What follows belongs to an exercise in optimizing a design on an open flow for small area; a production flow would make more cautious choices. RTL that was checked went through simulation tests only; none was proved equivalent to the original. The series may have gaps, and a smaller design here may also do less where the tests do not look. Only the layout flow was run in run 5; the RTL was not checked for function there. Power and IR drop assume default switching activity.

Figure 1. PDN straps and rails (run 1).
The bar under the picture is 100 um long. Pins as bars on the die edge. Tap cells in gray.
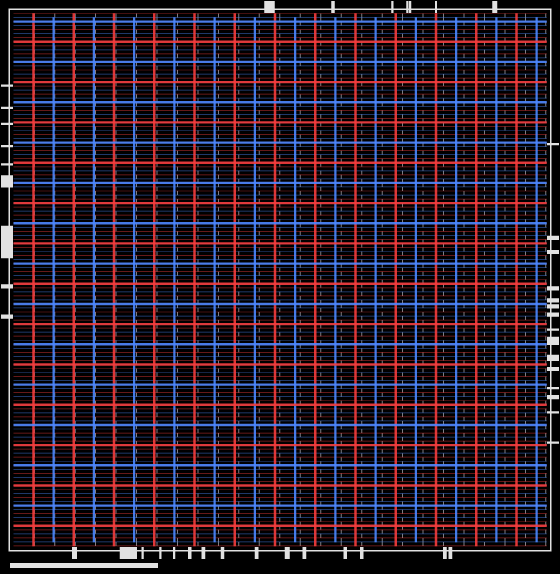
Figure 2. Placed cells, one color a class (run 1).
Fill, decap, tap and diode cells in gray.
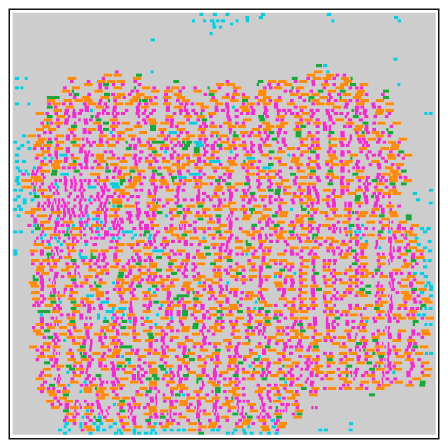
Figure 3. Clock network drawn from the DEF (run 1).
The bar under the picture is 100 um long.
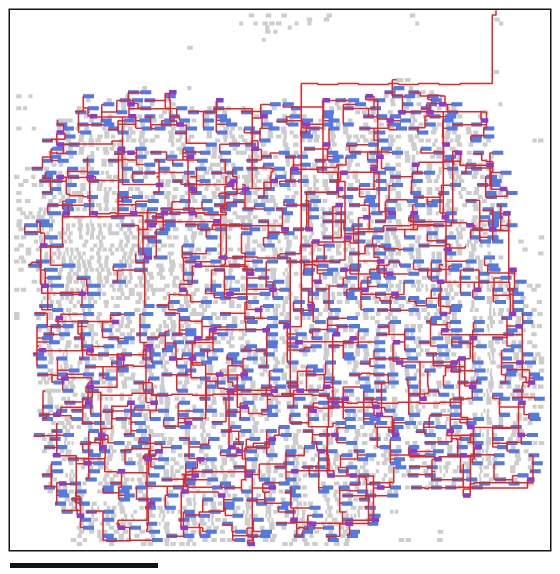
Figure 4. Metal layers overlaid (run 1).
Only two layers are drawn.
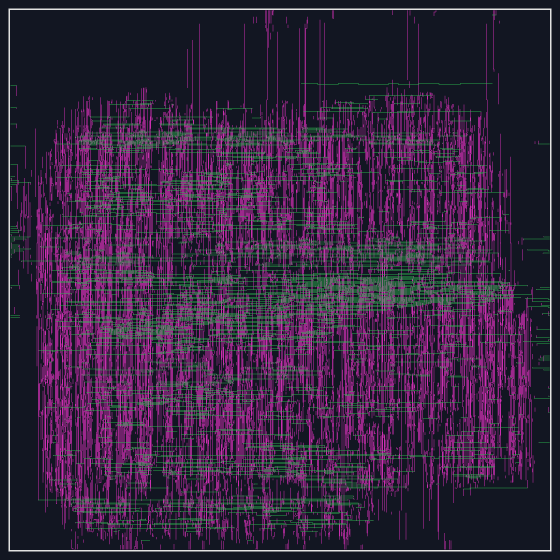
==> flow/design.v <==
module FF_D
(
	input  logic d, we, q, wen,
	output logic y
);
assign y = (d & we) | (q & wen);
endmodule
module Aoi222
(
	input  logic a1, a2, b1, b2, c1, c2,
	output logic y
);
assign y = ~((a1 & a2) | (b1 & b2) | (c1 & c2));
endmodule
module Nand2
(
	input  logic a, b,
	output logic y
);
assign y = ~(a & b);
endmodule
module Mux_32
(
	input  logic [31:1] data,
	input  logic [31:1] sel,
	output logic        out
);
logic [10:0] n;	 
genvar g;
generate
	for (g = 0; g < 10; g++) begin: gen_aoi
		Aoi222 aoi (
			.a1(data[3*g+1]), .a2(sel[3*g+1]),
			.b1(data[3*g+2]), .b2(sel[3*g+2]),
			.c1(data[3*g+3]), .c2(sel[3*g+3]),
			.y(n[g])
		);
	end
endgenerate
Nand2 nd (.a(data[31]), .b(sel[31]), .y(n[10]));
assign out = ~&n;
endmodule
module Register_File_Wrapper
#(
	parameter WIDTH = 32,
	parameter SELECTOR = 5
)
(
	input 						clk, 
	input 						rst, 
	input 						Reg_Write_i,
	input 	[SELECTOR-1:0]	Read_Register_1_i,
	input 	[SELECTOR-1:0]	Read_Register_2_i,
	input 	[SELECTOR-1:0]	Write_Register_i,
	input 	[WIDTH-1:0]		Write_Data_i,
	output 	[WIDTH-1:0]		Read_Data_1_o,
	output 	[WIDTH-1:0]		Read_Data_2_o
);
localparam N = 2**SELECTOR;
logic [N-1:1][WIDTH-1:0] data, data_d;
logic [N-1:1]            valid;
genvar k, b;
generate
	for (k = 1; k < N; k++) begin: gen_regs
		wire we  = Reg_Write_i && (Write_Register_i == k);
		wire wen = !we;
		for (b = 0; b < WIDTH; b++) begin: gen_bits
			FF_D nxt (.d(Write_Data_i[b]), .we(we), .q(data[k][b]), .wen(wen), .y(data_d[k][b]));
		end
		always_ff @(posedge clk)
			data[k] <= data_d[k];
		always_ff @(posedge clk, negedge rst)
			if (!rst)    valid[k] <= 1'b0;
			else if (we) valid[k] <= 1'b1;
	end
endgenerate
logic [N-1:1] sel1, sel2;
logic [WIDTH-1:0][N-1:1] slice;
generate
	for (k = 1; k < N; k++) begin: gen_sel
		assign sel1[k] = valid[k] && (Read_Register_1_i == k);
		assign sel2[k] = valid[k] && (Read_Register_2_i == k);
		for (b = 0; b < WIDTH; b++) begin: gen_slice
			assign slice[b][k] = data[k][b];
		end
	end
endgenerate
generate
	for (b = 0; b < WIDTH; b++) begin: gen_read
		Mux_32 rd1 (.data(slice[b]), .sel(sel1), .out(Read_Data_1_o[b]));
		Mux_32 rd2 (.data(slice[b]), .sel(sel2), .out(Read_Data_2_o[b]));
	end
endgenerate
endmodule
==> flow/run.sh <==
#!/bin/bash
# synth_recipe.tcl (not shown) runs the flow's synth.tcl, then flattens the netlist and writes it again
# the make line also repeats each setting of config.mk as NAME=value (left out here)
make -C /OpenROAD-flow-scripts/flow DESIGN_CONFIG=/design/flow/config.mk WORK_HOME=/design/flow/orfs CLKGATE_MAP_FILE= SYNTH_SCRIPT=/design/flow/synth_recipe.tcl finish
==> flow/config.mk <==
export PLATFORM = sky130hd
export DESIGN_NAME = Register_File_Wrapper
export DESIGN_NICKNAME = Register_File_Wrapper
export VERILOG_FILES = /design/flow/design.v
export SDC_FILE = /design/flow/constraint.sdc
export NUM_CORES = 4
export LEC_CHECK = 0
export CAP_MARGIN = 20
export CELL_PAD_IN_SITES_DETAIL_PLACEMENT = 1
export CELL_PAD_IN_SITES_GLOBAL_PLACEMENT = 1
export CORE_MARGIN = 2
export CORE_UTILIZATION = 30
export CTS_BUF_LIST = sky130_fd_sc_hd__clkbuf_8
export SLEW_MARGIN = 20
export SYNTH_HIERARCHICAL = 1
export SYNTH_MINIMUM_KEEP_SIZE = 0
==> flow/constraint.sdc <==
create_clock -name core_clock -period 6.5 [get_ports {clk}]
set_input_delay 1.3000 -clock core_clock [delete_from_list [all_inputs] [get_ports {clk}]]
set_output_delay 1.3000 -clock core_clock [all_outputs]
set_load 0.01 [all_outputs]
==> flow_summary.yaml, run 1 <==
run:
  maxCapViolCount: 0
detailed_routing:
  wl_um: 209000
  vias: 39435
  drt_iter0_drc: 7892
  avgRoutedWirePerCell_um: 38.0
  drc: 0
  antenna_left: 0
  vias_per_cell: 7.17
  firstDrtPassIters: 11
die:
  start_util_pct: 30.1
  ios: 114
  die_area_um2: 133000
  rows: 132
global_route:
  grt_max_degree: 33
  grt_pass1_vias: 38769
  grt_pass1_wl_um: 292000
  grt_use_total_pct: 30.3
  overflow: 0
  grt_antenna_before_repair: 10
timing:
  setup_violations: 0
  skew_ns: 0
  slew_headroom_pct: 11.1
  setup_ws_ns: 0.306
  rsz0062_at_grt: "false"
  timing.fmax_ghz: 0.161
  tns_ns: 0
  hold_violations: 0
  worstMarginPinSlew_ns: 1.33
  finalMaxSlewViolations: 0
  min_period_over_period_pct: 95.3
  fin_crit_ns: 6.19
placement:
  gp_congestion: 0.923
  dp_hpwl_um: 125000
  dp_cells: 5194
  dp_slack_ns: 0.444
  port_buffers: 113
clock_tree:
  cts_tree: "yes"
  clock_latency_ns: 0.90
  clock_path_buffers: 3
  hold_buffers: 0
  clock-sinks: 1023
  post_cts_buffers: 0
  cts_root_buf: "clkbuf_8"
  cts_made_buffers: 171
  htreeDepth: 4
  path_clk_slew_ns: 0.06
  cts_resized: 0
pwr:
  fin_total_pwr_w: 0.0167
  power_density_nw_per_um2: 352
  power_leakage_nw: 19.2
setup_path:
  worstPathMaxFanout: 32
  critPathLaunchType: "input port"
  critPathKind: "in -> out"
  cp_data_arrival_time_ns: 4.89
  end_kind: "primary output"
  worstPathRequired_ns: 5.20
cells_and_area:
  fin_nets: 3678
  final_cell_mix: "a22o_1 (992), dfxtp_1 (992), a222oi_1 (640), clkbuf_8 (226), buf_4 (130)"
  area_growth_pct: 22.3
  layout-drive-gt1-share_pct: 14.3
  post-route-util_pct: 36.8
  fin_cells: 5502
logic_synthesis:
  yosysSeqAreaShare_pct: 53.0
  syn_avg_cell_area_um2: 12.1
  synth_area_um2: 38900
  synth.distinct_cells: 31
  synth_fp_nets: 3261
  synthCells: 3211
  yosysWarnings: 7
  ys_seq_elements: 1023
run_status:
  status: "finished clean"
worst_hold_path:
  hp-class: "reg -> reg"
-- Figure 1 (at the start) --
[red] VSS
[blue] VDD
met5 straps: 26
met4 straps: 26
tap cells: 1742
met1 rails: 133
Die X-Extent: 364 um
Core Area: 129000 um^2
Worst VDD drop: 193 uV

-- Figure 2 (at the start) --
[magenta] combinational and other logic | cells: 2167
[cyan] remaining buffers and delay cells | cells: 265
[green] clock drivers and dummy loads | cells: 303
[orange] sequential cells | cells: 1023

-- Figure 3 (at the start) --
[purple] clock drivers | count: 171
[blue] flip-flops | count: 1023
[red] clock wires | length: 14900 um
flops lie: widely spread
routed clock nets: 172

-- Figure 4 (at the start) --
[magenta] metal 2 | wire length: 85.8 mm
[green] metal 3 | wire length: 26.0 mm

-- run 1: where the power goes --
part	internal [W]	leakage, nW	total, W	switching, W
clock network	0.00329	2.01	0.00610	0.00281
logic	0.00111	8.62	0.00203	0.000915
registers	0.00754	8.61	0.00859	0.00106
total	0.0119	19.2	0.0167	0.00478
-- run 1: Yosys cell counts, drive strengths merged --
| library cell | number | share of area, % |
|---|---|---|
| and2 | 4 | 0.064 |
| o21bai | 8 | 0.16 |
| nor2 | 30 | 0.29 |
| nand2b | 4 | 0.064 |
| buf | 11 | 0.15 |
| a21o | 23 | 0.44 |
| dfxtp | 992 | 51 |
| or4b | 1 | 0.035 |
| a22o | 992 | 22 |
| and4b | 3 | 0.077 |
| nor2b | 12 | 0.19 |
| nor4bb | 1 | 0.026 |
| and4 | 1 | 0.023 |
| clkbuf | 10 | 0.096 |
| nor3 | 9 | 0.12 |
| nor3b | 6 | 0.12 |
| and3 | 64 | 1.0 |
| nand4bb | 3 | 0.087 |
| nand3 | 72 | 0.93 |
| dfrtp | 31 | 2.0 |
| a222oi | 640 | 16 |
| and3b | 6 | 0.14 |
| nand2 | 89 | 0.86 |
| nand4b | 3 | 0.068 |
| nor4b | 1 | 0.039 |
| nand4 | 129 | 2.1 |
| and4bb | 2 | 0.064 |
| or3 | 64 | 1.0 |
-- run 1: worst paths after layout --
check / startpoint / endpoint / slack (ns) / cells past startpoint
max reg2reg: valid[12]$_DFFE_PN0P_ / valid[12]$_DFFE_PN0P_ / 5.75 / 1
min in group asynchronous: rst / valid[9]$_DFFE_PN0P_ / 0.82 / 2
max: Read_Register_2_i[1] / Read_Data_2_o[3] / 0.31 / 7
min: valid[26]$_DFFE_PN0P_ / valid[26]$_DFFE_PN0P_ / 0.47 / 1
min reg2reg: valid[26]$_DFFE_PN0P_ / valid[26]$_DFFE_PN0P_ / 0.47 / 1
max in group asynchronous: rst / valid[31]$_DFFE_PN0P_ / 5.35 / 2
-- run 1: per-stage QoR --
| step | hold WS, ns | cell area [um^2] |
|---|---|---|
| 2_1_floorplan | 0.433 | 38900 |
| 3_3_place_gp | 0.460 | 43800 |
| 3_5_place_dp | 0.457 | 43900 |
| 4_1_cts | 0.471 | 47500 |
| 5_1_grt | 0.500 | 47600 |
| 6_report | 0.470 | 47600 |
-- run 1: flip-flops by register name, summed over array words and instances, names as in the netlist --
| signal | count |
|---|---|
| data | 992 |
| valid | 31 |
-- run 1: per-layer routing --
| metal | track usage (%) | vias to the layer above | routed length (um) |
|---|---|---|---|
| met2 | 43.2 | 2904 | 85800 |
| li1 | - | 15743 | - |
| met4 | 16.1 | 8 | 11200 |
| met1 | 40.4 | 20196 | 85900 |
| met5 | 0.472 | - | 126 |
| met3 | 9.82 | 584 | 26000 |
-- run 1: area by class of cell --
class / instances / area [um^2]
Clock inverter: 77 / 475
Antenna cell: 2 / 5.00
Timing Repair Buffer: 265 / 2580
Clock buffer: 226 / 3110
Tap cell: 1742 / 2180
Multi-Input combinational cell: 2167 / 18600
Fill cell: 14048 / 81600
Sequential cell: 1023 / 20600
-- run 1: logic make-up after synthesis --
logic type / Yosys count / share of synthesized area, %
AOI/OAI and AO/OA: 1663 / 39.4
and+or+nand+nor: 504 / 7.31
buffers and inverters: 21 / 0.251
DFF: 1023 / 53.0
-- run 1: Yosys stat by module, one instance, submodules excluded --
module | copies in the design | cells inside
FF_D | 992 | 1
Mux_32 | 64 | 4
Nand2 | 64 | 1
Aoi222 | 640 | 1
Register_File_Wrapper | 1 | 1259
-- run 1: worst max-delay path, cell delays in order --
cell,delay [ns]
clkdlybuf4s50_1,0.64
and3b_1,0.26
and3_2,0.55
a222oi_1,0.60
nand4_1,0.44
or3_1,0.55
clkdlybuf4s50_1,0.52
Figure 5. Congestion heat map (run 1).
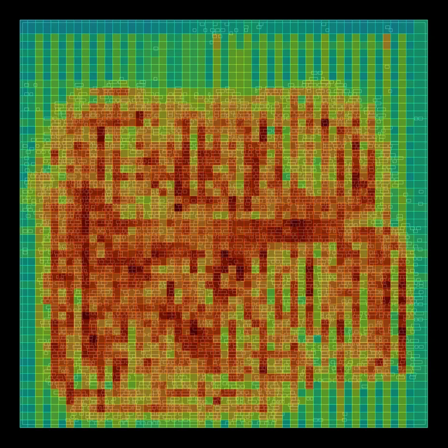

## Run 2: what changed since run 1
==> flow/config.mk (replaced) <==
export PLATFORM = sky130hd
export DESIGN_NAME = Register_File_Wrapper
export DESIGN_NICKNAME = Register_File_Wrapper
export VERILOG_FILES = /design/flow/design.v
export SDC_FILE = /design/flow/constraint.sdc
export NUM_CORES = 4
export LEC_CHECK = 0
export CAP_MARGIN = 20
export CORE_MARGIN = 2
export CORE_UTILIZATION = 30
export SLEW_MARGIN = 20
export SYNTH_HIERARCHICAL = 1
export SYNTH_MINIMUM_KEEP_SIZE = 0
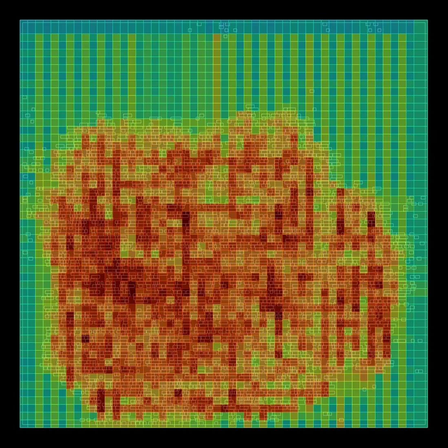
Figure 6: run 2, congestion heat map.
global routing usage on met3: 9.71%
All-Layer GR Usage: 27.6%
WL/cell: 35.8 um

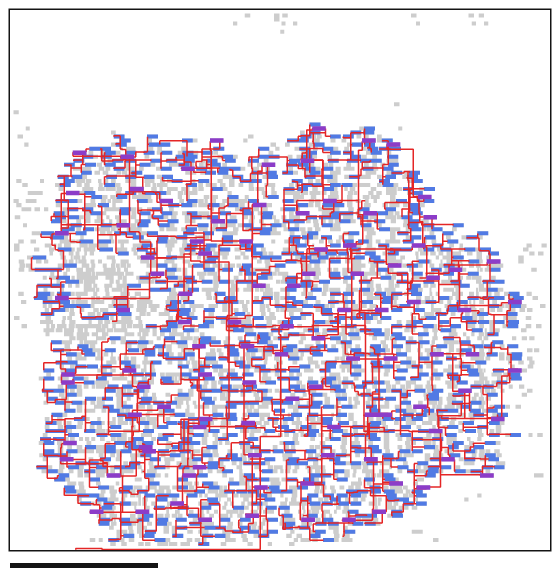
Figure 7: run 2, clock network drawn from the DEF.
The bar under the picture is 100 um long.
[red] clock wires | length: 12300 um
[blue] flip-flops | count: 1023
[purple] clock drivers | count: 101
routed clock nets: 102
clock network power share: 36.6%
Clk power: 0.00611 W

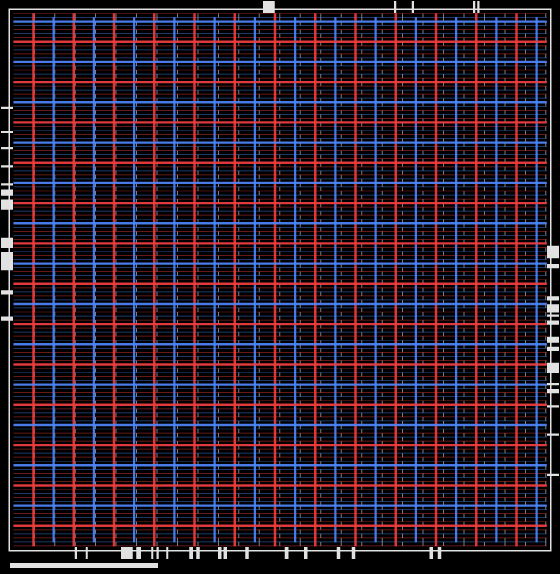
Figure 8: run 2, PDN straps and rails.
The bar under the picture is 100 um long. Pins as bars on the die edge. Tap cells in gray.
[blue] VDD
[red] VSS
signal pins: 114
tap cells: 1742
met1 rails: 133
met5 straps: 26
met4 straps: 26
DIE HEIGHT: 364 um
Worst VDD drop: 212 uV

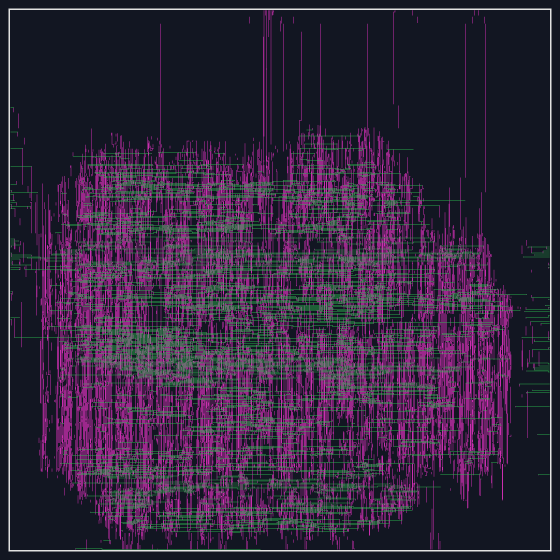
Figure 9: run 2, metal layers overlaid.
Only two layers are drawn.
[magenta] metal 2 | wire length: 78.5 mm
[green] metal 3 | wire length: 29.9 mm
DR vias: 39394
Routed WL: 193000 um

==> flow_summary.yaml, run 2 <==
clock_tree:
  path_clk_slew_ns: 0.06
  cts_tree: "yes"
  clock_path_buffers: 3
  cts_made_buffers: 101
  clock-sinks: 1023
  htreeDepth: 3
  post_cts_buffers: 0
die:
  die_x_um: 364
  rows: 132
  coreArea_um2: 129000
  ios: 114
  start_util_pct: 30.1
pwr:
  power_leakage_nw: 19.0
  power_density_nw_per_um2: 352
logic_synthesis:
  post-synth-top-area-fraction_pct: 51.0
  synthTopCellsByArea: "dfxtp_1 (51%), a22o_1 (22%), a222oi_1 (16%), nand4_1 (2.1%), dfrtp_1 (2.0%)"
  synth.distinct_cells: 31
  yosysSeqAreaShare_pct: 53.0
timing:
  setup_ws_ns: 0.266
  tns_ns: 0
  timing.fmax_ghz: 0.160
  slew_headroom_pct: 18.4
  fin_crit_ns: 6.23
  min_period_over_period_pct: 95.9
  worstMarginPinSlew_ns: 1.22
  hold_violations: 0
global_route:
  grt_antenna_before_repair: 11
  grt_pass1_vias: 36652
  grt_pass1_wl_um: 270000
  overflow: 0
cells_and_area:
  largestRegisters: "data x992, valid x31"
  largest-register: "data"
  area_growth_pct: 22.0
  final_cell_mix: "a22o_1 (992), dfxtp_1 (992), a222oi_1 (640), buf_4 (136), nand4_1 (129)"
  layout-drive-gt1-share_pct: 12.3
run_status:
  status: "finished clean"
setup_path:
  worstPathRequired_ns: 5.20
  cp_slowest_cell: "clkdlybuf4s50_1"
  path_common_cell: "clkdlybuf4s50_1"
  cpPeakStageDelay_ns: 0.55
  crit_chain: "clkdlybuf4s50_1 > and3_1 > and3_2 > buf_4 > a222oi_1 > nand4_1 > or3_1 > clkdlybuf4s50_1"
  critPathKind: "in -> out"
run:
  maxCapViolCount: 0
placement:
  port_buffers: 113
  dp_hpwl_um: 116000
  gp_congestion: 0.991
worst_hold_path:
  hp-class: "reg -> reg"
[run 2: cells by family after synthesis]
kind of cell           after synthesis  share of synthesized area, %
AO/OA/AOI/OAI                     1663                          39.4
buffers and inverters               21                         0.251
flip-flops                        1023                          53.0
AND/OR/NAND/NOR                    504                          7.31
[run 2: path summary, 6_finish.rpt]
check,startpoint,end,slack (ns),depth (start not counted)
max,Read_Register_2_i[3],Read_Data_2_o[28],0.27,8
min,valid[9]$_DFFE_PN0P_,valid[9]$_DFFE_PN0P_,0.48,1
max reg2reg,valid[13]$_DFFE_PN0P_,valid[13]$_DFFE_PN0P_,5.78,1
min reg2reg,valid[9]$_DFFE_PN0P_,valid[9]$_DFFE_PN0P_,0.48,1
max in group asynchronous,rst,valid[23]$_DFFE_PN0P_,5.16,2
min in group asynchronous,rst,valid[11]$_DFFE_PN0P_,1.04,2
[run 2: power breakdown]
part	switching (W)	leakage (nW)	internal, W
clock	0.00264	1.69	0.00347
combinational	0.000904	8.66	0.00112
sequential	0.00104	8.61	0.00754
total	0.00458	19.0	0.0121
[run 2: critical path: cells and delay by family]
kind | cells | cell delay (ns)
compound gates | 1 | 0.51
simple gates | 4 | 1.77
buf+inv | 3 | 1.34
[run 2: metal layers]
layer,track usage (%),vias up,routed length [um]
li1,-,15599,-
met2,39.0,3591,78500
met4,14.4,6,10700
met1,36.9,19517,74100
met5,0,-,34
met3,9.71,681,29900
[run 2: final cells by class]
| class | instances | area (um^2) | area share [%] |
|---|---|---|---|
| Multi-Input combinational cell | 2167 | 18600 | 39.1 |
| Sequential cell | 1023 | 20600 | 43.5 |
| Tap cell | 1742 | 2180 | 4.59 |
| Clock buffer | 150 | 2990 | 6.29 |
| Timing Repair Buffer | 272 | 2630 | 5.54 |
| Antenna cell | 10 | 25.0 | 0.0527 |
| Clock inverter | 36 | 433 | 0.912 |
[run 2: per-stage QoR]
step,utilization (%),hold WS (ns),cell area (um^2),cells,total power (W)
2_1_floorplan,-,0.433,38900,3211,0.00959
4_1_cts,36.7,0.467,47400,5388,0.0166
3_5_place_dp,34.0,0.453,44000,5202,0.0106
5_1_grt,36.7,0.495,47400,5391,0.0172
3_3_place_gp,34.0,0.455,43900,5201,0.0105
6_report,36.7,0.478,47500,5400,0.0167
[run 2: per-module statistics from Yosys, one instance, submodules excluded]
module | times used | cells inside | flops+latches
FF_D | 992 | 1 | 0
Register_File_Wrapper | 1 | 1259 | 1023
Aoi222 | 640 | 1 | 0
Mux_32 | 64 | 4 | 0
Nand2 | 64 | 1 | 0
Figure 10. Placed cells, one color a class (run 2).
Fill, decap, tap and diode cells in gray.
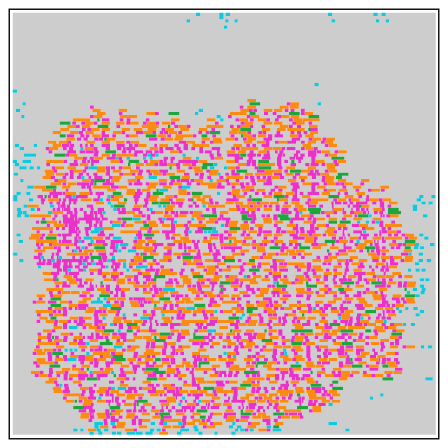

## Run 3: what changed since run 2
==> flow/flow/run.sh (new file) <==
#!/bin/bash
# Layout flow: the standard ORFS flow (standard.sh, unchanged synthesis,
# floorplan, power grid and tap cells), with two settings passed to it:
#  - the port buffers that global placement inserts use the smallest buffer;
#  - clock tree synthesis uses clkbuf_8 with larger sink clusters and no dummy
#    loads.
# ORFS writes each step's full log under orfs/logs/; make's own output goes to
# standard.log in this folder.
set -euo pipefail
export BUFFER_PORTS_ARGS="-buffer_cell sky130_fd_sc_hd__buf_1"
export CTS_ARGS="-sink_clustering_enable -repair_clock_nets -dont_use_dummy_load -buf_list sky130_fd_sc_hd__clkbuf_8 -sink_clustering_size 16 -sink_clustering_max_diameter 60"
bash standard.sh > standard.log 2>&1
==> flow/standard.sh (new file) <==
#!/bin/bash
# synth_recipe.tcl (not shown) runs the flow's synth.tcl, then flattens the netlist and writes it again
# the make line also repeats each setting of config.mk as NAME=value (left out here)
make -C /OpenROAD-flow-scripts/flow DESIGN_CONFIG=/design/flow/config.mk WORK_HOME=/design/flow/orfs CLKGATE_MAP_FILE= SYNTH_SCRIPT=/design/flow/synth_recipe.tcl "${@:-finish}"
--- a/flow/config.mk
+++ b/flow/config.mk
@@ -6,6 +6,8 @@
 export NUM_CORES = 4
 export LEC_CHECK = 0
 export CAP_MARGIN = 20
+export CELL_PAD_IN_SITES_DETAIL_PLACEMENT = 1
+export CELL_PAD_IN_SITES_GLOBAL_PLACEMENT = 1
 export CORE_MARGIN = 2
 export CORE_UTILIZATION = 30
 export SLEW_MARGIN = 20
removed: flow/run.sh
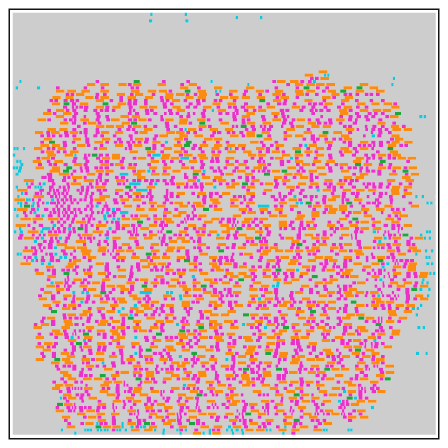
Figure 11: run 3, placed cells, one color a class.
Fill, decap, tap and diode cells in gray.
[green] clock drivers | cells: 88
[cyan] remaining buffers and delay cells | cells: 226
[orange] sequential cells | cells: 1023
[magenta] combinational and other logic | cells: 2167
Finished Cell Area: 44100 um^2
# rows: 132
Seq area share: 46.8%

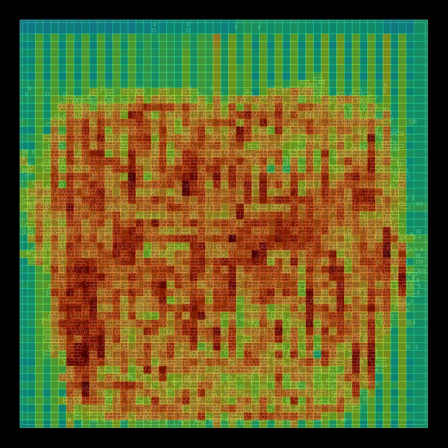
Figure 12: run 3, congestion heat map.
global routing usage on met3: 8.76%
met1 usage: 41.1%
All-Layer GR Usage: 30.2%
post-layout util: 34.1%
WL/cell: 39.6 um

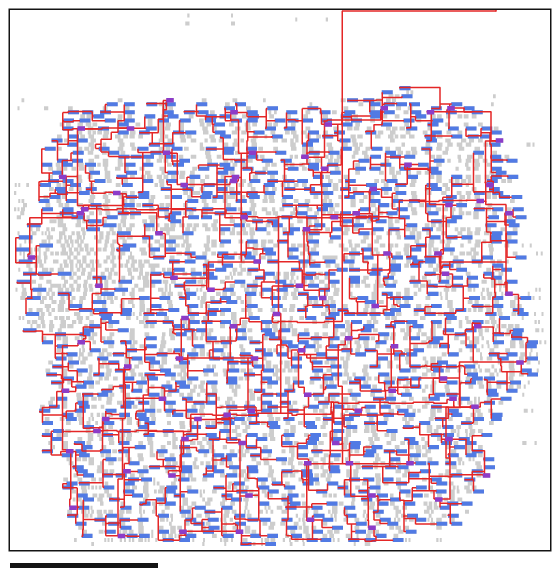
Figure 13: run 3, clock network drawn from the DEF.
The bar under the picture is 100 um long.
[purple] clock drivers | count: 88
[blue] flip-flops | count: 1023
[red] clock wires | length: 13200 um
routed clock nets: 89
flops lie: widely spread

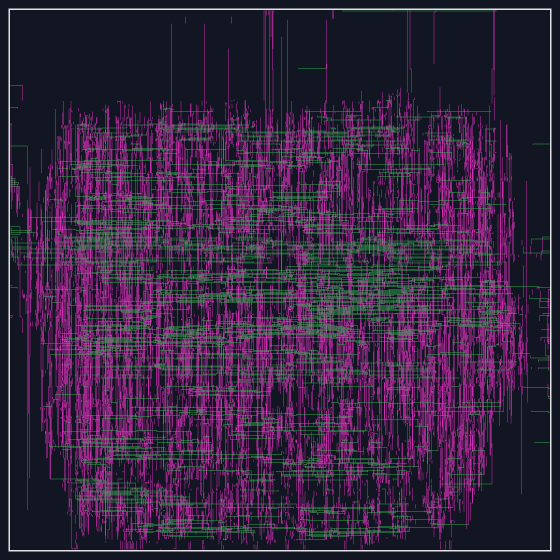
Figure 14: run 3, metal layers overlaid.
Only two layers are drawn.
[magenta] metal 2 | wire length: 85.9 mm
[green] metal 3 | wire length: 26.0 mm
Routed WL: 208000 um
DR vias: 38876

==> flow_summary.yaml, run 3 <==
run_status:
  status: "finished clean"
timing:
  setup_violations: 0
  worstMarginPinSlew_ns: 1.27
  rsz0062_at_grt: "false"
  min_period_over_period_pct: 86.4
  hold_violations: 0
  setup_ws_ns: 0.885
  skew_ns: 0
  tns_ns: 0
  fin_crit_ns: 5.62
  finalMaxSlewViolations: 0
  slew_headroom_pct: 15.0
  timing.fmax_ghz: 0.178
logic_synthesis:
  synth_area_um2: 38900
  syn_avg_cell_area_um2: 12.1
  synthCells: 3211
  ys_async_sr_fraction_pct: 3.03
  ys_seq_elements: 1023
  synth_fp_nets: 3261
  synth.distinct_cells: 31
  yosysWarnings: 7
  synth_common_cells: "a22o_1 (992), dfxtp_1 (992), a222oi_1 (640), nand4_1 (129), nand2_1 (89)"
  synth-edff-count: 0
  synthTopCellsByArea: "dfxtp_1 (51%), a22o_1 (22%), a222oi_1 (16%), nand4_1 (2.1%), dfrtp_1 (2.0%)"
  yosysSeqAreaShare_pct: 53.0
  synth_top_area_cell: "dfxtp_1"
  ys.flop_type: "dfxtp_1"
  post-synth-top-area-fraction_pct: 51.0
cells_and_area:
  final_cell_mix: "a22o_1 (992), dfxtp_1 (992), a222oi_1 (640), nand4_1 (129), buf_4 (104)"
  fin_nets: 3556
  fill_cells: 14201
  largest-register: "data"
  layout-drive-gt1-share_pct: 9.99
  area_growth_pct: 13.2
  largestRegisters: "data x992, valid x31"
  largest_reg_flops: 992
  fin_cells: 5252
pwr:
  power.switching_w: 0.00416
  pwr-share-clk_pct: 24.6
  p_seq_share_pct: 61.7
  power_frac_comb_pct: 13.7
  p_sw_share_pct: 30.0
  ir_drop_uv: 165
  power_density_nw_per_um2: 315
  intPower_w: 0.00972
  power_leakage_nw: 17.4
clock_tree:
  cts_tree: "yes"
  hold_buffers: 0
  clock-sinks: 1023
  path_clk_slew_ns: 0.09
  clock_latency_ns: 0.80
  htreeDepth: 3
  post_cts_buffers: 0
  cts_root_buf: "clkbuf_8"
  cts_resized: 0
  cts_made_buffers: 88
  clock_path_buffers: 3
global_route:
  grt_pass1_wl_um: 291000
  grt_max_degree: 33
  grt_pass1_vias: 38006
  grt_antenna_before_repair: 13
  overflow: 0
worst_hold_path:
  hp-class: "reg -> reg"
setup_path:
  rr_startpoint: "valid[26]$_DFFE_PN0P_"
  cp_data_arrival_time_ns: 4.32
  startpoint: "Read_Register_2_i[2]"
  reg2reg_to: "valid[26]$_DFFE_PN0P_"
  critPathKind: "in -> out"
  worstPathRequired_ns: 5.20
  critPathLaunchType: "input port"
  endpoint: "Read_Data_2_o[19]"
  worstPathMaxFanout: 32
  reg2reg_slack_ns: 5.78
  r2r_cells: 1
  end_kind: "primary output"
detailed_routing:
  drc: 0
  antenna_left: 0
  drt_iter0_drc: 8022
  vias_per_cell: 7.40
  top_layer_used: "met5"
  routed-wl-met2_um: 85900
  met1_length_um: 84800
  firstDrtPassIters: 10
  dr_wl_met3_um: 26000
run:
  maxCapViolCount: 0
die:
  ios: 114
  start_util_pct: 30.1
  die_area_um2: 133000
  fp.dieH_um: 364
  die_x_um: 364
  coreArea_um2: 129000
placement:
  port_buffers: 113
  gp_congestion: 0.918
  dp_hpwl_um: 119000
  dp_cells: 5153
  dpl_cell_area_um2: 42700
  dp_slack_ns: 1.07
-- run 3: cell counts after synthesis --
Identical to the previous run, type by type.
-- run 3: final cells by class --
| type | count | area, um^2 | share of cell area (%) |
|---|---|---|---|
| sequential | 1023 | 20600 | 46.8 |
| multi-input combinational | 2167 | 18600 | 42.2 |
| tap | 1742 | 2180 | 4.95 |
| timing repair buffer | 226 | 1440 | 3.27 |
| clock buffer | 88 | 1210 | 2.75 |
| antenna | 6 | 15.0 | 0.0341 |
-- run 3: cell families (layout without fill, tap and decap cells) --
group / Yosys count / in the layout / share of synthesized area [%]
flip-flops: 1023 / 1023 / 53.0
AO/OA/AOI/OAI: 1663 / 1663 / 39.4
other: 0 / 6 / 0
AND/OR/NAND/NOR: 504 / 504 / 7.31
buffers and inverters: 21 / 314 / 0.251
-- run 3: worst max-delay path, cell delays in order --
cell and delay, ns:
buf_1 0.26, nor3b_1 0.46, and3_2 1.06, a222oi_1 0.31
nand4_1 0.44, or3_1 0.26, buf_1 0.20
-- run 3: metrics by stage --
stage	util (%)	hold WS (ns)	total power, W
CTS	34.0	0.484	0.0139
global route	34.1	0.502	0.0144
global placement	33.0	0.459	0.0104
floorplan	-	0.433	0.00959
detailed placement	33.1	0.464	0.0105
finish	34.1	0.492	0.0139
-- run 3: per-layer routing --
metal,vias to the layer above,GRT usage [%]
met1,20019,41.1
met5,-,0
met4,6,15.0
li1,15359,-
met3,542,8.76
met2,2950,43.2
-- run 3: worst min-delay path by stage --
stage               slack (ns)                  start                     to  cells past startpoint
finish                    0.49   valid[6]$_DFFE_PN0P_   valid[6]$_DFFE_PN0P_                      1
floorplan                 0.43  valid[10]$_DFFE_PN0P_  valid[10]$_DFFE_PN0P_                      1
global route              0.50   valid[8]$_DFFE_PN0P_   valid[8]$_DFFE_PN0P_                      1
CTS                       0.48  valid[25]$_DFFE_PN0P_  valid[25]$_DFFE_PN0P_                      1
global placement          0.46  valid[25]$_DFFE_PN0P_  valid[25]$_DFFE_PN0P_                      1
detailed placement        0.46  valid[25]$_DFFE_PN0P_  valid[25]$_DFFE_PN0P_                      1
-- run 3: modules after synthesis (local to each module, per instance) --
module	cell area, um^2	flops+latches
Aoi222	10.0	0
FF_D	8.76	0
Mux_32	23.8	0
Nand2	3.75	0
Register_File_Wrapper	22100	1023
-- run 3: power groups by stage --
stage	Combinational [W]	Clock (W)	Sequential (W)
6_report	0.00190	0.00342	0.00857
2_1_floorplan	0.00125	0	0.00835
3_3_place_gp	0.00179	0	0.00863
4_1_cts	0.00187	0.00347	0.00852
3_5_place_dp	0.00186	0	0.00863
5_1_grt	0.00203	0.00369	0.00872
## Run 4: what changed since run 3
--- a/flow/config.mk
+++ b/flow/config.mk
@@ -10,6 +10,7 @@
 export CELL_PAD_IN_SITES_GLOBAL_PLACEMENT = 1
 export CORE_MARGIN = 2
 export CORE_UTILIZATION = 30
+export PLACE_DENSITY = 0.75
 export SLEW_MARGIN = 20
 export SYNTH_HIERARCHICAL = 1
 export SYNTH_MINIMUM_KEEP_SIZE = 0
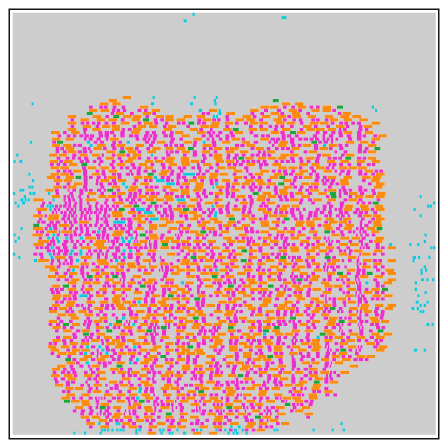
Figure 15: run 4, placed cells, one color a class.
Fill, decap, tap and diode cells in gray.
Seq area share: 47.1%
Finished Cell Area: 43800 um^2
post-layout util: 33.9%

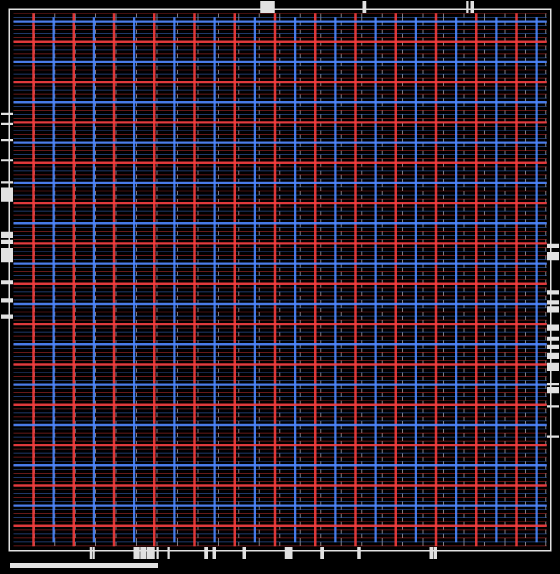
Figure 16: run 4, PDN straps and rails.
The bar under the picture is 100 um long. Pins as bars on the die edge. Tap cells in gray.
[blue] VDD
[red] VSS
signal pins: 114
tap cells: 1742
rows: 132
met5 straps: 26
Worst VDD drop: 149 uV

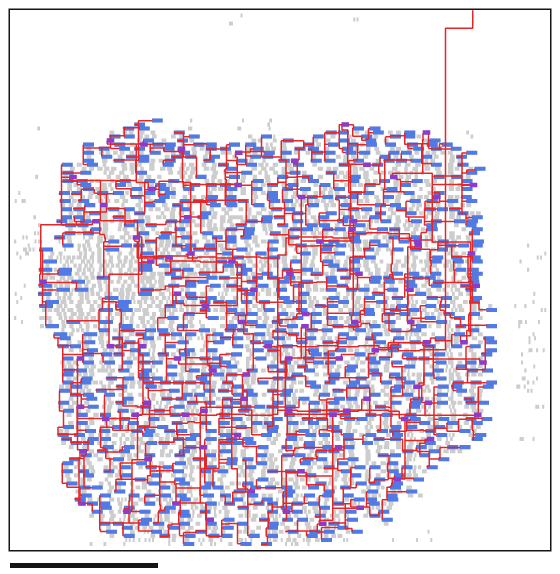
Figure 17: run 4, clock network drawn from the DEF.
The bar under the picture is 100 um long.
worst-skew pair later-pin latency: 0.76 ns
Clk power: 0.00335 W
clock skew: 0 ns

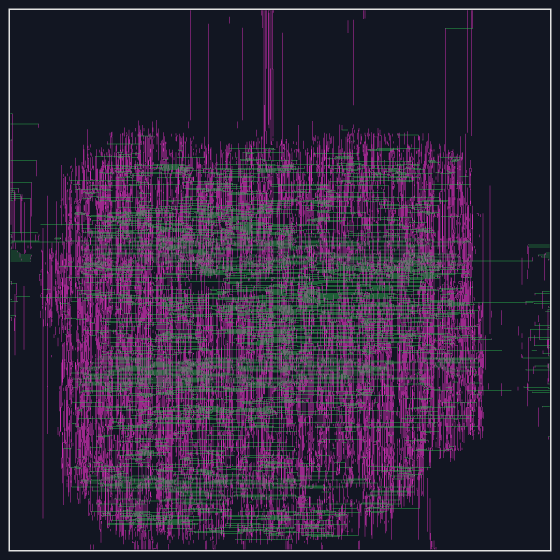
Figure 18: run 4, metal layers overlaid.
Only two layers are drawn.
[magenta] metal 2 | wire length: 80.5 mm
[green] metal 3 | wire length: 30.2 mm
WL/cell: 37.9 um
Routed WL: 198000 um

==> flow_summary.yaml, run 4 <==
global_route:
  grt_max_degree: 33
  grt_antenna_before_repair: 14
  overflow: 0
  grt_pass1_wl_um: 278000
  grt_pass1_vias: 38405
  grt_use_total_pct: 28.3
timing:
  hold_ws_ns: 0.485
  timing.fmax_ghz: 0.176
  slew_headroom_pct: 16.6
  worstMarginPinSlew_ns: 1.25
  rsz0062_at_grt: "false"
  setup_violations: 0
  tns_ns: 0
  finalMaxSlewViolations: 0
  fin_crit_ns: 5.69
  hold_violations: 0
  min_period_over_period_pct: 87.5
cells_and_area:
  fin_cells: 5229
  area_growth_pct: 12.7
  largest_reg_flops: 992
  fin_nets: 3530
  layout-drive-gt1-share_pct: 9.20
  final_cell_mix: "a22o_1 (992), dfxtp_1 (992), a222oi_1 (640), nand4_1 (129), buf_1 (97)"
  largestRegisters: "data x992, valid x31"
clock_tree:
  hold_buffers: 0
  htreeDepth: 3
  cts_made_buffers: 86
  cts_root_buf: "clkbuf_8"
  clock_path_buffers: 3
  cts_resized: 0
  post_cts_buffers: 0
  clock-sinks: 1023
  cts_tree: "yes"
logic_synthesis:
  synth_area_um2: 38900
  ys_seq_elements: 1023
  synth_fp_nets: 3261
  synth.distinct_cells: 31
  yosysSeqAreaShare_pct: 53.0
  post-synth-top-area-fraction_pct: 51.0
  synthCells: 3211
  ys_async_sr_fraction_pct: 3.03
  ys.flop_type: "dfxtp_1"
  synthTopCellsByArea: "dfxtp_1 (51%), a22o_1 (22%), a222oi_1 (16%), nand4_1 (2.1%), dfrtp_1 (2.0%)"
  synth_top_area_cell: "dfxtp_1"
  synth-edff-count: 0
  syn_avg_cell_area_um2: 12.1
  synth_common_cells: "a22o_1 (992), dfxtp_1 (992), a222oi_1 (640), nand4_1 (129), nand2_1 (89)"
run:
  maxCapViolCount: 0
placement:
  dp_cells: 5129
  dp_hpwl_um: 112000
  port_buffers: 113
detailed_routing:
  vias_per_cell: 7.56
  firstDrtPassIters: 14
  drt_iter0_drc: 8757
pwr:
  fin_total_pwr_w: 0.0139
  power_leakage_nw: 17.2
  power_density_nw_per_um2: 316
setup_path:
  critPathKind: "in -> out"
  cp_data_arrival_time_ns: 4.39
  worstPathRequired_ns: 5.20
  end_kind: "primary output"
  critPathLaunchType: "input port"
die:
  start_util_pct: 30.1
  coreArea_um2: 129000
  die_x_um: 364
  ios: 114
  die_area_um2: 133000
  rows: 132
  fp.dieH_um: 364
run_status:
  status: "finished clean"
-- run 4: cell families (layout without fill, tap and decap cells) --
group                  after synthesis  after routing  synth area share, %
buffers and inverters               21            288                0.251
AO/OA/AOI/OAI                     1663           1663                 39.4
flip-flops                        1023           1023                 53.0
other                                0              9                    0
AND/OR/NAND/NOR                    504            504                 7.31
-- run 4: critical path: stages --
cell,delay (ns)
buf_1,0.26
nor3b_1,0.64
and3_2,1.05
a222oi_1,0.28
nand4_1,0.32
or3_1,0.28
buf_1,0.20
-- run 4: routing by layer --
layer	routed length, um	GRT usage, %	vias to the layer above
met5	41	0.145	-
met4	13900	18.3	6
met3	30200	10.3	830
met2	80500	39.7	3659
met1	73400	36.4	19754
li1	-	-	15306
-- run 4: power by group --
part / internal [W] / total, W / leakage (nW) / switching [W]
clock: 0.00118 / 0.00335 / 0.618 / 0.00217
sequential: 0.00753 / 0.00860 / 8.61 / 0.00107
combinational: 0.000988 / 0.00191 / 8.02 / 0.000926
-- run 4: final cells by class --
cell class / count / area [um^2]
antenna: 9 / 22.5
clock buffer: 86 / 1180
fill: 14176 / 85300
multi-input combinational: 2167 / 18600
sequential: 1023 / 20600
tap: 1742 / 2180
timing repair buffer: 202 / 1240
-- run 4: final timing paths --
path | start | endpoint | slack, ns | cells after the start
setup / recovery | Read_Register_2_i[0] | Read_Data_2_o[18] | 0.81 | 7
hold / removal | valid[4]$_DFFE_PN0P_ | valid[4]$_DFFE_PN0P_ | 0.48 | 1
setup reg to reg | valid[12]$_DFFE_PN0P_ | valid[12]$_DFFE_PN0P_ | 5.76 | 1
hold reg to reg | valid[4]$_DFFE_PN0P_ | valid[4]$_DFFE_PN0P_ | 0.48 | 1
max in group asynchronous | rst | valid[13]$_DFFE_PN0P_ | 5.27 | 1
min in group asynchronous | rst | valid[29]$_DFFE_PN0P_ | 0.64 | 1
-- run 4: per-module statistics from Yosys, one instance, submodules excluded --
module / cell area (um^2) / cells inside / flip-flops and latches / times used
Nand2: 3.75 / 1 / 0 / 64
Mux_32: 23.8 / 4 / 0 / 64
Aoi222: 10.0 / 1 / 0 / 640
FF_D: 8.76 / 1 / 0 / 992
Register_File_Wrapper: 22100 / 1259 / 1023 / 1
-- run 4: stage by stage --
step / instance area [um^2] / worst slack (ns)
finish: 43800 / 0.814
CTS: 43700 / 1.03
global route: 43800 / 0.764
detailed placement: 42500 / 1.00
global placement: 42400 / 1.08
floorplan: 38900 / 2.38
Figure 19. Congestion heat map (run 4).
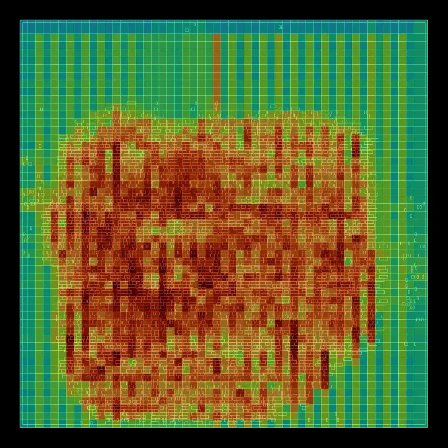

--- run 5 (changed files replaced; the others as in run 4) ---
removed: flow/flow/run.sh
removed: flow/standard.sh
==> flow/design.v <==
module CP
#(
	parameter WIDTH = 32,
	parameter SELECTOR = 5
)
(
	input logic 	[SELECTOR-1:0] in,
	output logic 	[WIDTH-1:0] 	out
);
always_comb
	priority case(in)
		5'b00000	:	out = 32'b00000000_00000000_00000000_00000000;
		5'b00001	:	out = 32'b00000000_00000000_00000000_00000010;
		5'b00010	:	out = 32'b00000000_00000000_00000000_00000100;
		5'b00011	:	out = 32'b00000000_00000000_00000000_00001000;
		5'b00100	:	out = 32'b00000000_00000000_00000000_00010000;
		5'b00101	:	out = 32'b00000000_00000000_00000000_00100000;
		5'b00110	:	out = 32'b00000000_00000000_00000000_01000000;
		5'b00111	:	out = 32'b00000000_00000000_00000000_10000000;
		5'b01000	:	out = 32'b00000000_00000000_00000001_00000000;
		5'b01001	:	out = 32'b00000000_00000000_00000010_00000000;
		5'b01010	:	out = 32'b00000000_00000000_00000100_00000000;
		5'b01011	:	out = 32'b00000000_00000000_00001000_00000000;
		5'b01100	:	out = 32'b00000000_00000000_00010000_00000000;
		5'b01101	:	out = 32'b00000000_00000000_00100000_00000000;
		5'b01110	:	out = 32'b00000000_00000000_01000000_00000000;
		5'b01111	:	out = 32'b00000000_00000000_10000000_00000000;
		5'b10000	:	out = 32'b00000000_00000001_00000000_00000000;
		5'b10001	:	out = 32'b00000000_00000010_00000000_00000000;
		5'b10010	:	out = 32'b00000000_00000100_00000000_00000000;
		5'b10011	:	out = 32'b00000000_00001000_00000000_00000000;
		5'b10100	:	out = 32'b00000000_00010000_00000000_00000000;
		5'b10101	:	out = 32'b00000000_00100000_00000000_00000000;
		5'b10110	:	out = 32'b00000000_01000000_00000000_00000000;
		5'b10111	:	out = 32'b00000000_10000000_00000000_00000000;
		5'b11000	:	out = 32'b00000001_00000000_00000000_00000000;
		5'b11001	:	out = 32'b00000010_00000000_00000000_00000000;
		5'b11010	:	out = 32'b00000100_00000000_00000000_00000000;
		5'b11011	:	out = 32'b00001000_00000000_00000000_00000000;
		5'b11100	:	out = 32'b00010000_00000000_00000000_00000000;
		5'b11101	:	out = 32'b00100000_00000000_00000000_00000000;
		5'b11110	:	out = 32'b01000000_00000000_00000000_00000000;
		5'b11111	:	out = 32'b10000000_00000000_00000000_00000000;
	endcase
endmodule
module FF_D
#(
	parameter WIDTH = 32
)
(
	input logic 	[WIDTH-1:0]	d,
	input bit 						clk, rst, enable,
	output logic 	[WIDTH-1:0]	q
);
always@(posedge clk, negedge rst)
	begin
		if(!rst) begin
			q <= 0;
		end
		else if(enable) begin
			q <= d;
		end	
	end
endmodule
module FF_D_32
#(
	parameter WIDTH = 32
)
(
	input logic [WIDTH-1:0]					data, 
	input 		[WIDTH-1:0] 				and_i2,	 
	input bit									and_i1, 	 
	input bit 									clk, rst, 
	output logic [WIDTH-1:0][WIDTH-1:0] 	q
);
logic [WIDTH-1:0] and_o;	 
genvar i;
generate
	for (i = 0; i < 32; i++) begin: gen_flip_flops	
		FF_D FF_D_32 (
			.d(data),
			.clk(clk),
			.rst(rst),
			.enable(and_o[i]),
			.q(q[i])
		);
		and(
			and_o[i],
			and_i1,
			and_i2[i]
		);
	end
endgenerate
endmodule
module Mux_32
#(
	parameter WIDTH = 32,
	parameter SELECTOR = 5
)
(
	input 	[2**SELECTOR-1:0][WIDTH-1:0] 	data,
	input 	[SELECTOR-1:0]						select,
	output	[WIDTH-1:0] 						out
);
assign out = data[select];
endmodule 
module Register_File
#(
	parameter WIDTH = 32,
	parameter SELECTOR = 5
)
(
	input 						clk,
	input 						rst,
	input 						Reg_Write_i, 			 
	input [SELECTOR-1:0]		Read_Register_1_i, 	 
	input [SELECTOR-1:0]		Read_Register_2_i, 	 
	input [SELECTOR-1:0]		Write_Register_i,		 
	input [WIDTH-1:0]			Write_Data_i,			 
	output [WIDTH-1:0]		Read_Data_1_o,			 
	output [WIDTH-1:0]		Read_Data_2_o			 
);
logic [WIDTH-1:0][WIDTH-1:0] conection;
logic [WIDTH-1:0] cp_o;
CP CP(
	.in(Write_Register_i), 
	.out(cp_o)
);
FF_D_32 FF_D_32(
	.data(Write_Data_i), 
	.clk(clk), 
	.rst(rst), 
	.and_i1(Reg_Write_i), 
	.and_i2(cp_o), 
	.q(conection)
);
Mux_32 Read_data1(
	.select(Read_Register_1_i), 
	.data(conection),
	.out(Read_Data_1_o)
);
Mux_32 Read_data2(
	.select(Read_Register_2_i),
	.data(conection),
	.out(Read_Data_2_o)
);
endmodule 
module Register_File_Wrapper
#(
	parameter WIDTH = 32,
	parameter SELECTOR = 5
)
(
	input 						clk, 
	input 						rst, 
	input 						Reg_Write_i,
	input 	[SELECTOR-1:0]	Read_Register_1_i,
	input 	[SELECTOR-1:0]	Read_Register_2_i,
	input 	[SELECTOR-1:0]	Write_Register_i,
	input 	[WIDTH-1:0]		Write_Data_i,
	output 	[WIDTH-1:0]		Read_Data_1_o,
	output 	[WIDTH-1:0]		Read_Data_2_o
);
Register_File UUT(
	.clk(clk), 
	.rst(rst), 
	.Reg_Write_i(Reg_Write_i), 
	.Read_Register_1_i(Read_Register_1_i), 
	.Read_Register_2_i(Read_Register_2_i),
	.Write_Register_i(Write_Register_i), 
	.Write_Data_i(Write_Data_i), 
	.Read_Data_1_o(Read_Data_1_o), 
	.Read_Data_2_o(Read_Data_2_o) 
);
endmodule
==> flow/run.sh <==
#!/bin/bash
# synth_recipe.tcl (not shown) runs the flow's synth.tcl, then flattens the netlist and writes it again
# the make line also repeats each setting of config.mk as NAME=value (left out here)
make -C /OpenROAD-flow-scripts/flow DESIGN_CONFIG=/design/flow/config.mk WORK_HOME=/design/flow/orfs CLKGATE_MAP_FILE= SYNTH_SCRIPT=/design/flow/synth_recipe.tcl finish
==> flow/config.mk <==
export PLATFORM = sky130hd
export DESIGN_NAME = Register_File_Wrapper
export DESIGN_NICKNAME = Register_File_Wrapper
export VERILOG_FILES = /design/flow/design.v
export SDC_FILE = /design/flow/constraint.sdc
export NUM_CORES = 4
export LEC_CHECK = 0
export CAP_MARGIN = 20
export CORE_MARGIN = 2
export CORE_UTILIZATION = 30
export SLEW_MARGIN = 20
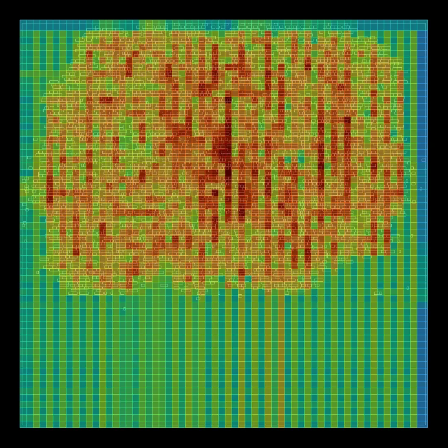
Figure 20: run 5, congestion heat map.
post-layout util: 34.4%
met2 GRT Util: 30.4%
WL/cell: 28.9 um
met1 usage: 26.1%
All-Layer GR Usage: 19.0%

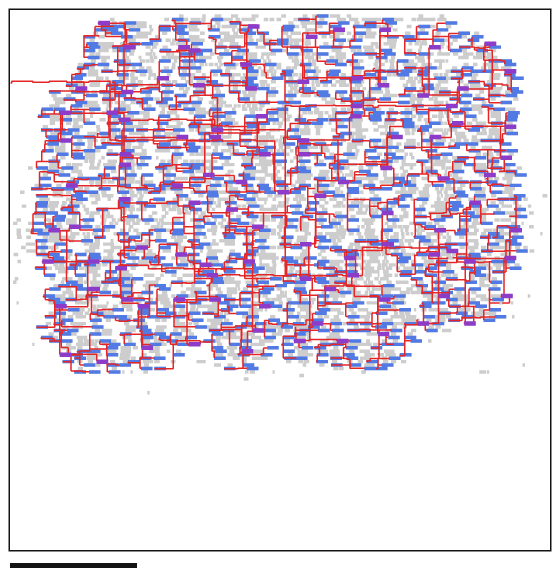
Figure 21: run 5, clock network drawn from the DEF.
The bar under the picture is 100 um long.
[red] clock wires | length: 13800 um
[purple] clock drivers | count: 103
[blue] flip-flops | count: 992
routed clock nets: 104
Clk power: 0.00636 W
worst-skew pair later-pin latency: 0.70 ns
clock network power share: 34.3%

==> flow_summary.yaml, run 5 <==
detailed_routing:
  vias: 33812
  drt_iter0_drc: 3122
  drc: 0
  antenna_left: 0
  wl_um: 173000
  vias_per_cell: 5.66
clock_tree:
  clock_path_buffers: 3
  post_cts_buffers: 0
  path_clk_slew_ns: 0.06
  cts_root_buf: "clkbuf_16"
  cts_resized: 0
  cts_tree: "yes"
  cts_made_buffers: 103
  htreeDepth: 3
  clock-sinks: 992
setup_path:
  cp.buffers_inverters: 3
  reg2reg_to: "UUT.FF_D_32.gen_flip_flops[16].FF_D_32.q[19]$_DFFE_PN0P_"
  reg2reg_slack_ns: 5.70
  critPathTopFamily: "compound AO/OA/AOI/OAI gates"
  worstPathMaxFanout: 20
  path_common_cell: "buf_4"
  rr_startpoint: "UUT.FF_D_32.gen_flip_flops[16].FF_D_32.q[19]$_DFFE_PN0P_"
  cpPeakStageDelay_ns: 0.84
  end_kind: "primary output"
  critPathLaunchType: "input port"
  r2r_cells: 1
  cp_data_arrival_time_ns: 4.46
  worstPathRequired_ns: 5.20
  cp_slowest_cell: "o31ai_1"
  critPathKind: "in -> out"
  crit_chain: "buf_4 > nor2b_4 > a22o_1 > a211oi_1 > o31ai_1 > buf_4 > clkdlybuf4s50_1"
worst_hold_path:
  min_to: "UUT.FF_D_32.gen_flip_flops[12].FF_D_32.q[5]$_DFFE_PN0P_"
  min_from: "UUT.FF_D_32.gen_flip_flops[12].FF_D_32.q[5]$_DFFE_PN0P_"
  hp-class: "reg -> reg"
  hold_depth: 1
cells_and_area:
  largest-register: "UUT.FF_D_32.gen_flip_flops.FF_D_32.q"
  area_growth_pct: 14.0
  fin_nets: 3603
  largest_reg_flops: 992
  fin_cells: 5978
  fill_cells: 16944
  largestRegisters: "UUT.FF_D_32.gen_flip_flops.FF_D_32.q x992"
  final_cell_mix: "mux2_2 (1056), dfrtp_1 (992), mux4_2 (384), mux2i_1 (192), a22o_1 (192)"
logic_synthesis:
  synth-edff-count: 0
  synth_fp_nets: 3647
  ys_async_sr_fraction_pct: 100
  synth_common_cells: "mux2_2 (1056), dfrtp_1 (992), mux4_2 (384), clkbuf_1 (207)"
  ys.flop_type: "dfrtp_1"
  ys_seq_elements: 992
  yosysWarnings: 2
  synthTopCellsByArea: "dfrtp_1 (47%), mux2_2 (22%), mux4_2 (16%), mux2i_1 (3.6%), a22o_1 (3.2%)"
  synth.distinct_cells: 28
  synthCells: 3597
  post-synth-top-area-fraction_pct: 46.7
  syn_avg_cell_area_um2: 14.8
  yosys.cell_count.top_type: "mux2_2"
  yosysSeqAreaShare_pct: 46.7
  synth_top_area_cell: "dfrtp_1"
die:
  die_area_um2: 181000
  die_x_um: 425
  coreArea_um2: 176000
  fp.dieH_um: 425
  rows: 154
  start_util_pct: 30.2
  ios: 114
placement:
  dp_hpwl_um: 107000
  gp_congestion: 0.829
  dp_cells: 5787
  dp_slack_ns: 0.828
  port_buffers: 113
timing:
  fin_crit_ns: 5.76
  setup_ws_ns: 0.736
  setup_violations: 0
  rsz0062_at_grt: "false"
  tns_ns: 0
  worstMarginPinSlew_ns: 1.16
  timing.fmax_ghz: 0.174
  min_period_over_period_pct: 88.7
  slew_headroom_pct: 22.5
  hold_violations: 0
  skew_ns: 0
  finalMaxSlewViolations: 0
pwr:
  p_sw_share_pct: 27.3
  p_seq_share_pct: 44.4
  fin_total_pwr_w: 0.0185
  ir_drop_uv: 191
  power_frac_comb_pct: 21.4
  power.switching_w: 0.00506
  power_density_nw_per_um2: 306
  intPower_w: 0.0135
  power_leakage_nw: 25.7
global_route:
  grt_pass1_wl_um: 253000
  overflow: 0
  grt_antenna_before_repair: 31
  grt_max_degree: 166
run:
  maxCapViolCount: 0
run_status:
  status: "finished clean"
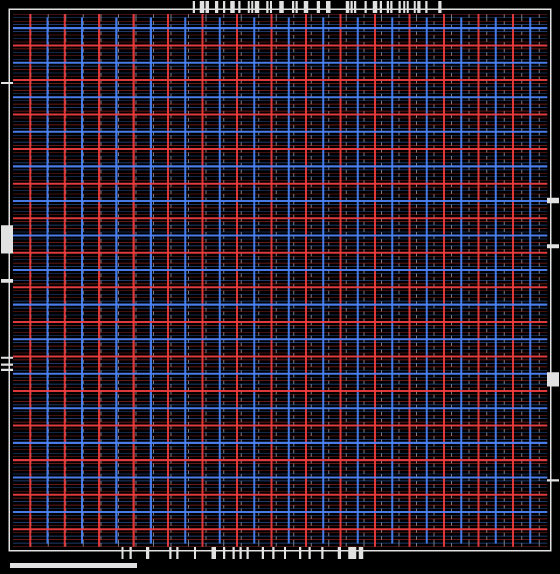
Figure 22: run 5, PDN straps and rails.
The bar under the picture is 100 um long. Pins as bars on the die edge. Tap cells in gray.
[blue] VDD
[red] VSS
met1 rails: 155
signal pins: 114
rows: 154
met5 straps: 30

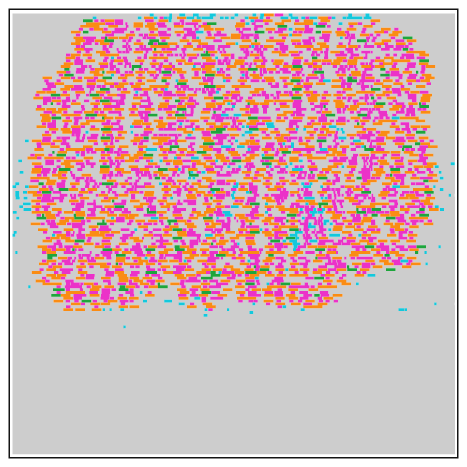
Figure 23: run 5, placed cells, one color a class.
Fill, decap, tap and diode cells in gray.
[cyan] remaining buffers and delay cells | cells: 248
[magenta] combinational and other logic | cells: 2208
[green] clock drivers and dummy loads | cells: 187
[orange] sequential cells | cells: 992

==> run 5: changes by cell type in the layout (fill, tap and decap cells not counted), moves of 192 or more <==
| cell | change |
|---|---|
| a222oi_1 | -640 |
| a22o_1 | -800 |
| dfrtp_1 | +961 |
| dfxtp_1 | -992 |
| mux2_2 | +1056 |
| mux2i_1 | +192 |
| mux4_2 | +384 |
==> run 5: per-stage QoR <==
step	hold WS, ns	util (%)	instance area, um^2
after floorplan	0.491	-	53200
after global routing	0.527	34.4	60600
final	0.520	34.4	60600
after CTS	0.521	34.4	60600
after global placement	0.500	32.3	57000
after detailed placement	0.507	32.4	57100
==> run 5: cells by family (layout without fill, tap and decap cells) <==
| kind of cell | Yosys count | count (layout) | synth area share [%] |
|---|---|---|---|
| simple gates | 126 | 126 | 1.33 |
| mux | 1632 | 1632 | 42.2 |
| buf+inv | 399 | 437 | 3.41 |
| compound gates | 448 | 448 | 6.33 |
| other cells | 0 | 3 | 0 |
| flops | 992 | 992 | 46.7 |
==> run 5: layout make-up <==
class                      count  area [um^2]  area share, %
sequential                   992        24800           40.9
multi-input combinational   2206        26800           44.2
clock inverter                36          474          0.782
inverter                       2         7.51         0.0124
tap                         2340         2930           4.83
antenna                        3         7.51         0.0124
timing repair buffer         248         2510           4.14
clock buffer                 151         3110           5.14
==> run 5: routing by layer <==
layer | track usage (%) | wire length, um
met1 | 26.1 | 75000
met2 | 30.4 | 81600
met3 | 2.75 | 9290
met4 | 6.70 | 6920
met5 | 0 | 0
==> run 5: worst max-delay path by stage <==
stage / from / endpoint / slack [ns] / cells past startpoint
final: Read_Register_1_i[1] / Read_Data_1_o[21] / 0.74 / 7
after detailed placement: Read_Register_1_i[0] / Read_Data_1_o[21] / 0.83 / 8
after floorplan: Read_Register_1_i[0] / Read_Data_1_o[10] / 2.35 / 7
after global routing: Read_Register_1_i[0] / Read_Data_1_o[21] / 0.65 / 8
after CTS: Read_Register_1_i[0] / Read_Data_1_o[21] / 0.79 / 8
after global placement: Read_Register_2_i[0] / Read_Data_2_o[25] / 0.80 / 7
==> run 5: power by group through the flow <==
stage               clock (W)  sequential [W]  combinational (W)
CTS                   0.00646         0.00822            0.00399
floorplan                   0         0.00804            0.00293
detailed placement          0         0.00832            0.00397
global route          0.00671         0.00840            0.00423
global placement            0         0.00825            0.00391
finish                0.00636         0.00823            0.00396

afterwards: timing with drivers on the ports:
The flow's constraints put no driver on any port. The routed layouts listed below were extracted and timed again, unchanged, in two steps. Step 1, drivers: a clkbuf_16 drives clk and a buf_2 each remaining input, both assumed. Step 2 adds t to the input delays and takes it off the output delays; t is the mean of the earliest and latest rising clock arrival at the registers after step 1. Input paths then give back, and output paths get back, about the clock's delay inside the block. a / b / c = ideal / step 1 / step 2; a / b = the first two.
| run | t, ns | setup slack, ns | hold slack, ns | slew at the worst register clock pin (ns) | worst slew at a driven data input, ns |
|---|---|---|---|---|---|
| run 1 | 0.968 | 0.306 / 0.283 / 0.283 | 0.470 / 0.470 / 0.470 | 0.07 / 0.07 | 0.08 |
| run 2 | 0.757 | 0.266 / 0.232 / 0.232 | 0.478 / 0.478 / 0.478 | 0.07 / 0.07 | 0.11 |
| run 3 | 0.879 | 0.885 / 0.855 / 0.855 | 0.492 / 0.492 / 0.492 | 0.11 / 0.11 | 0.10 |
| run 4 | 0.823 | 0.814 / 0.764 / 0.764 | 0.485 / 0.485 / 0.485 | 0.11 / 0.11 | 0.14 |
| run 5 | 0.769 | 0.736 / 0.632 / 0.632 | 0.520 / 0.520 / 0.520 | 0.07 / 0.07 | 0.25 |
After both steps setup and hold are still met in every run listed. For run 5, which loses most, drivers alone change the setup slack by -0.104 ns; drivers and shift together by -0.104 ns.
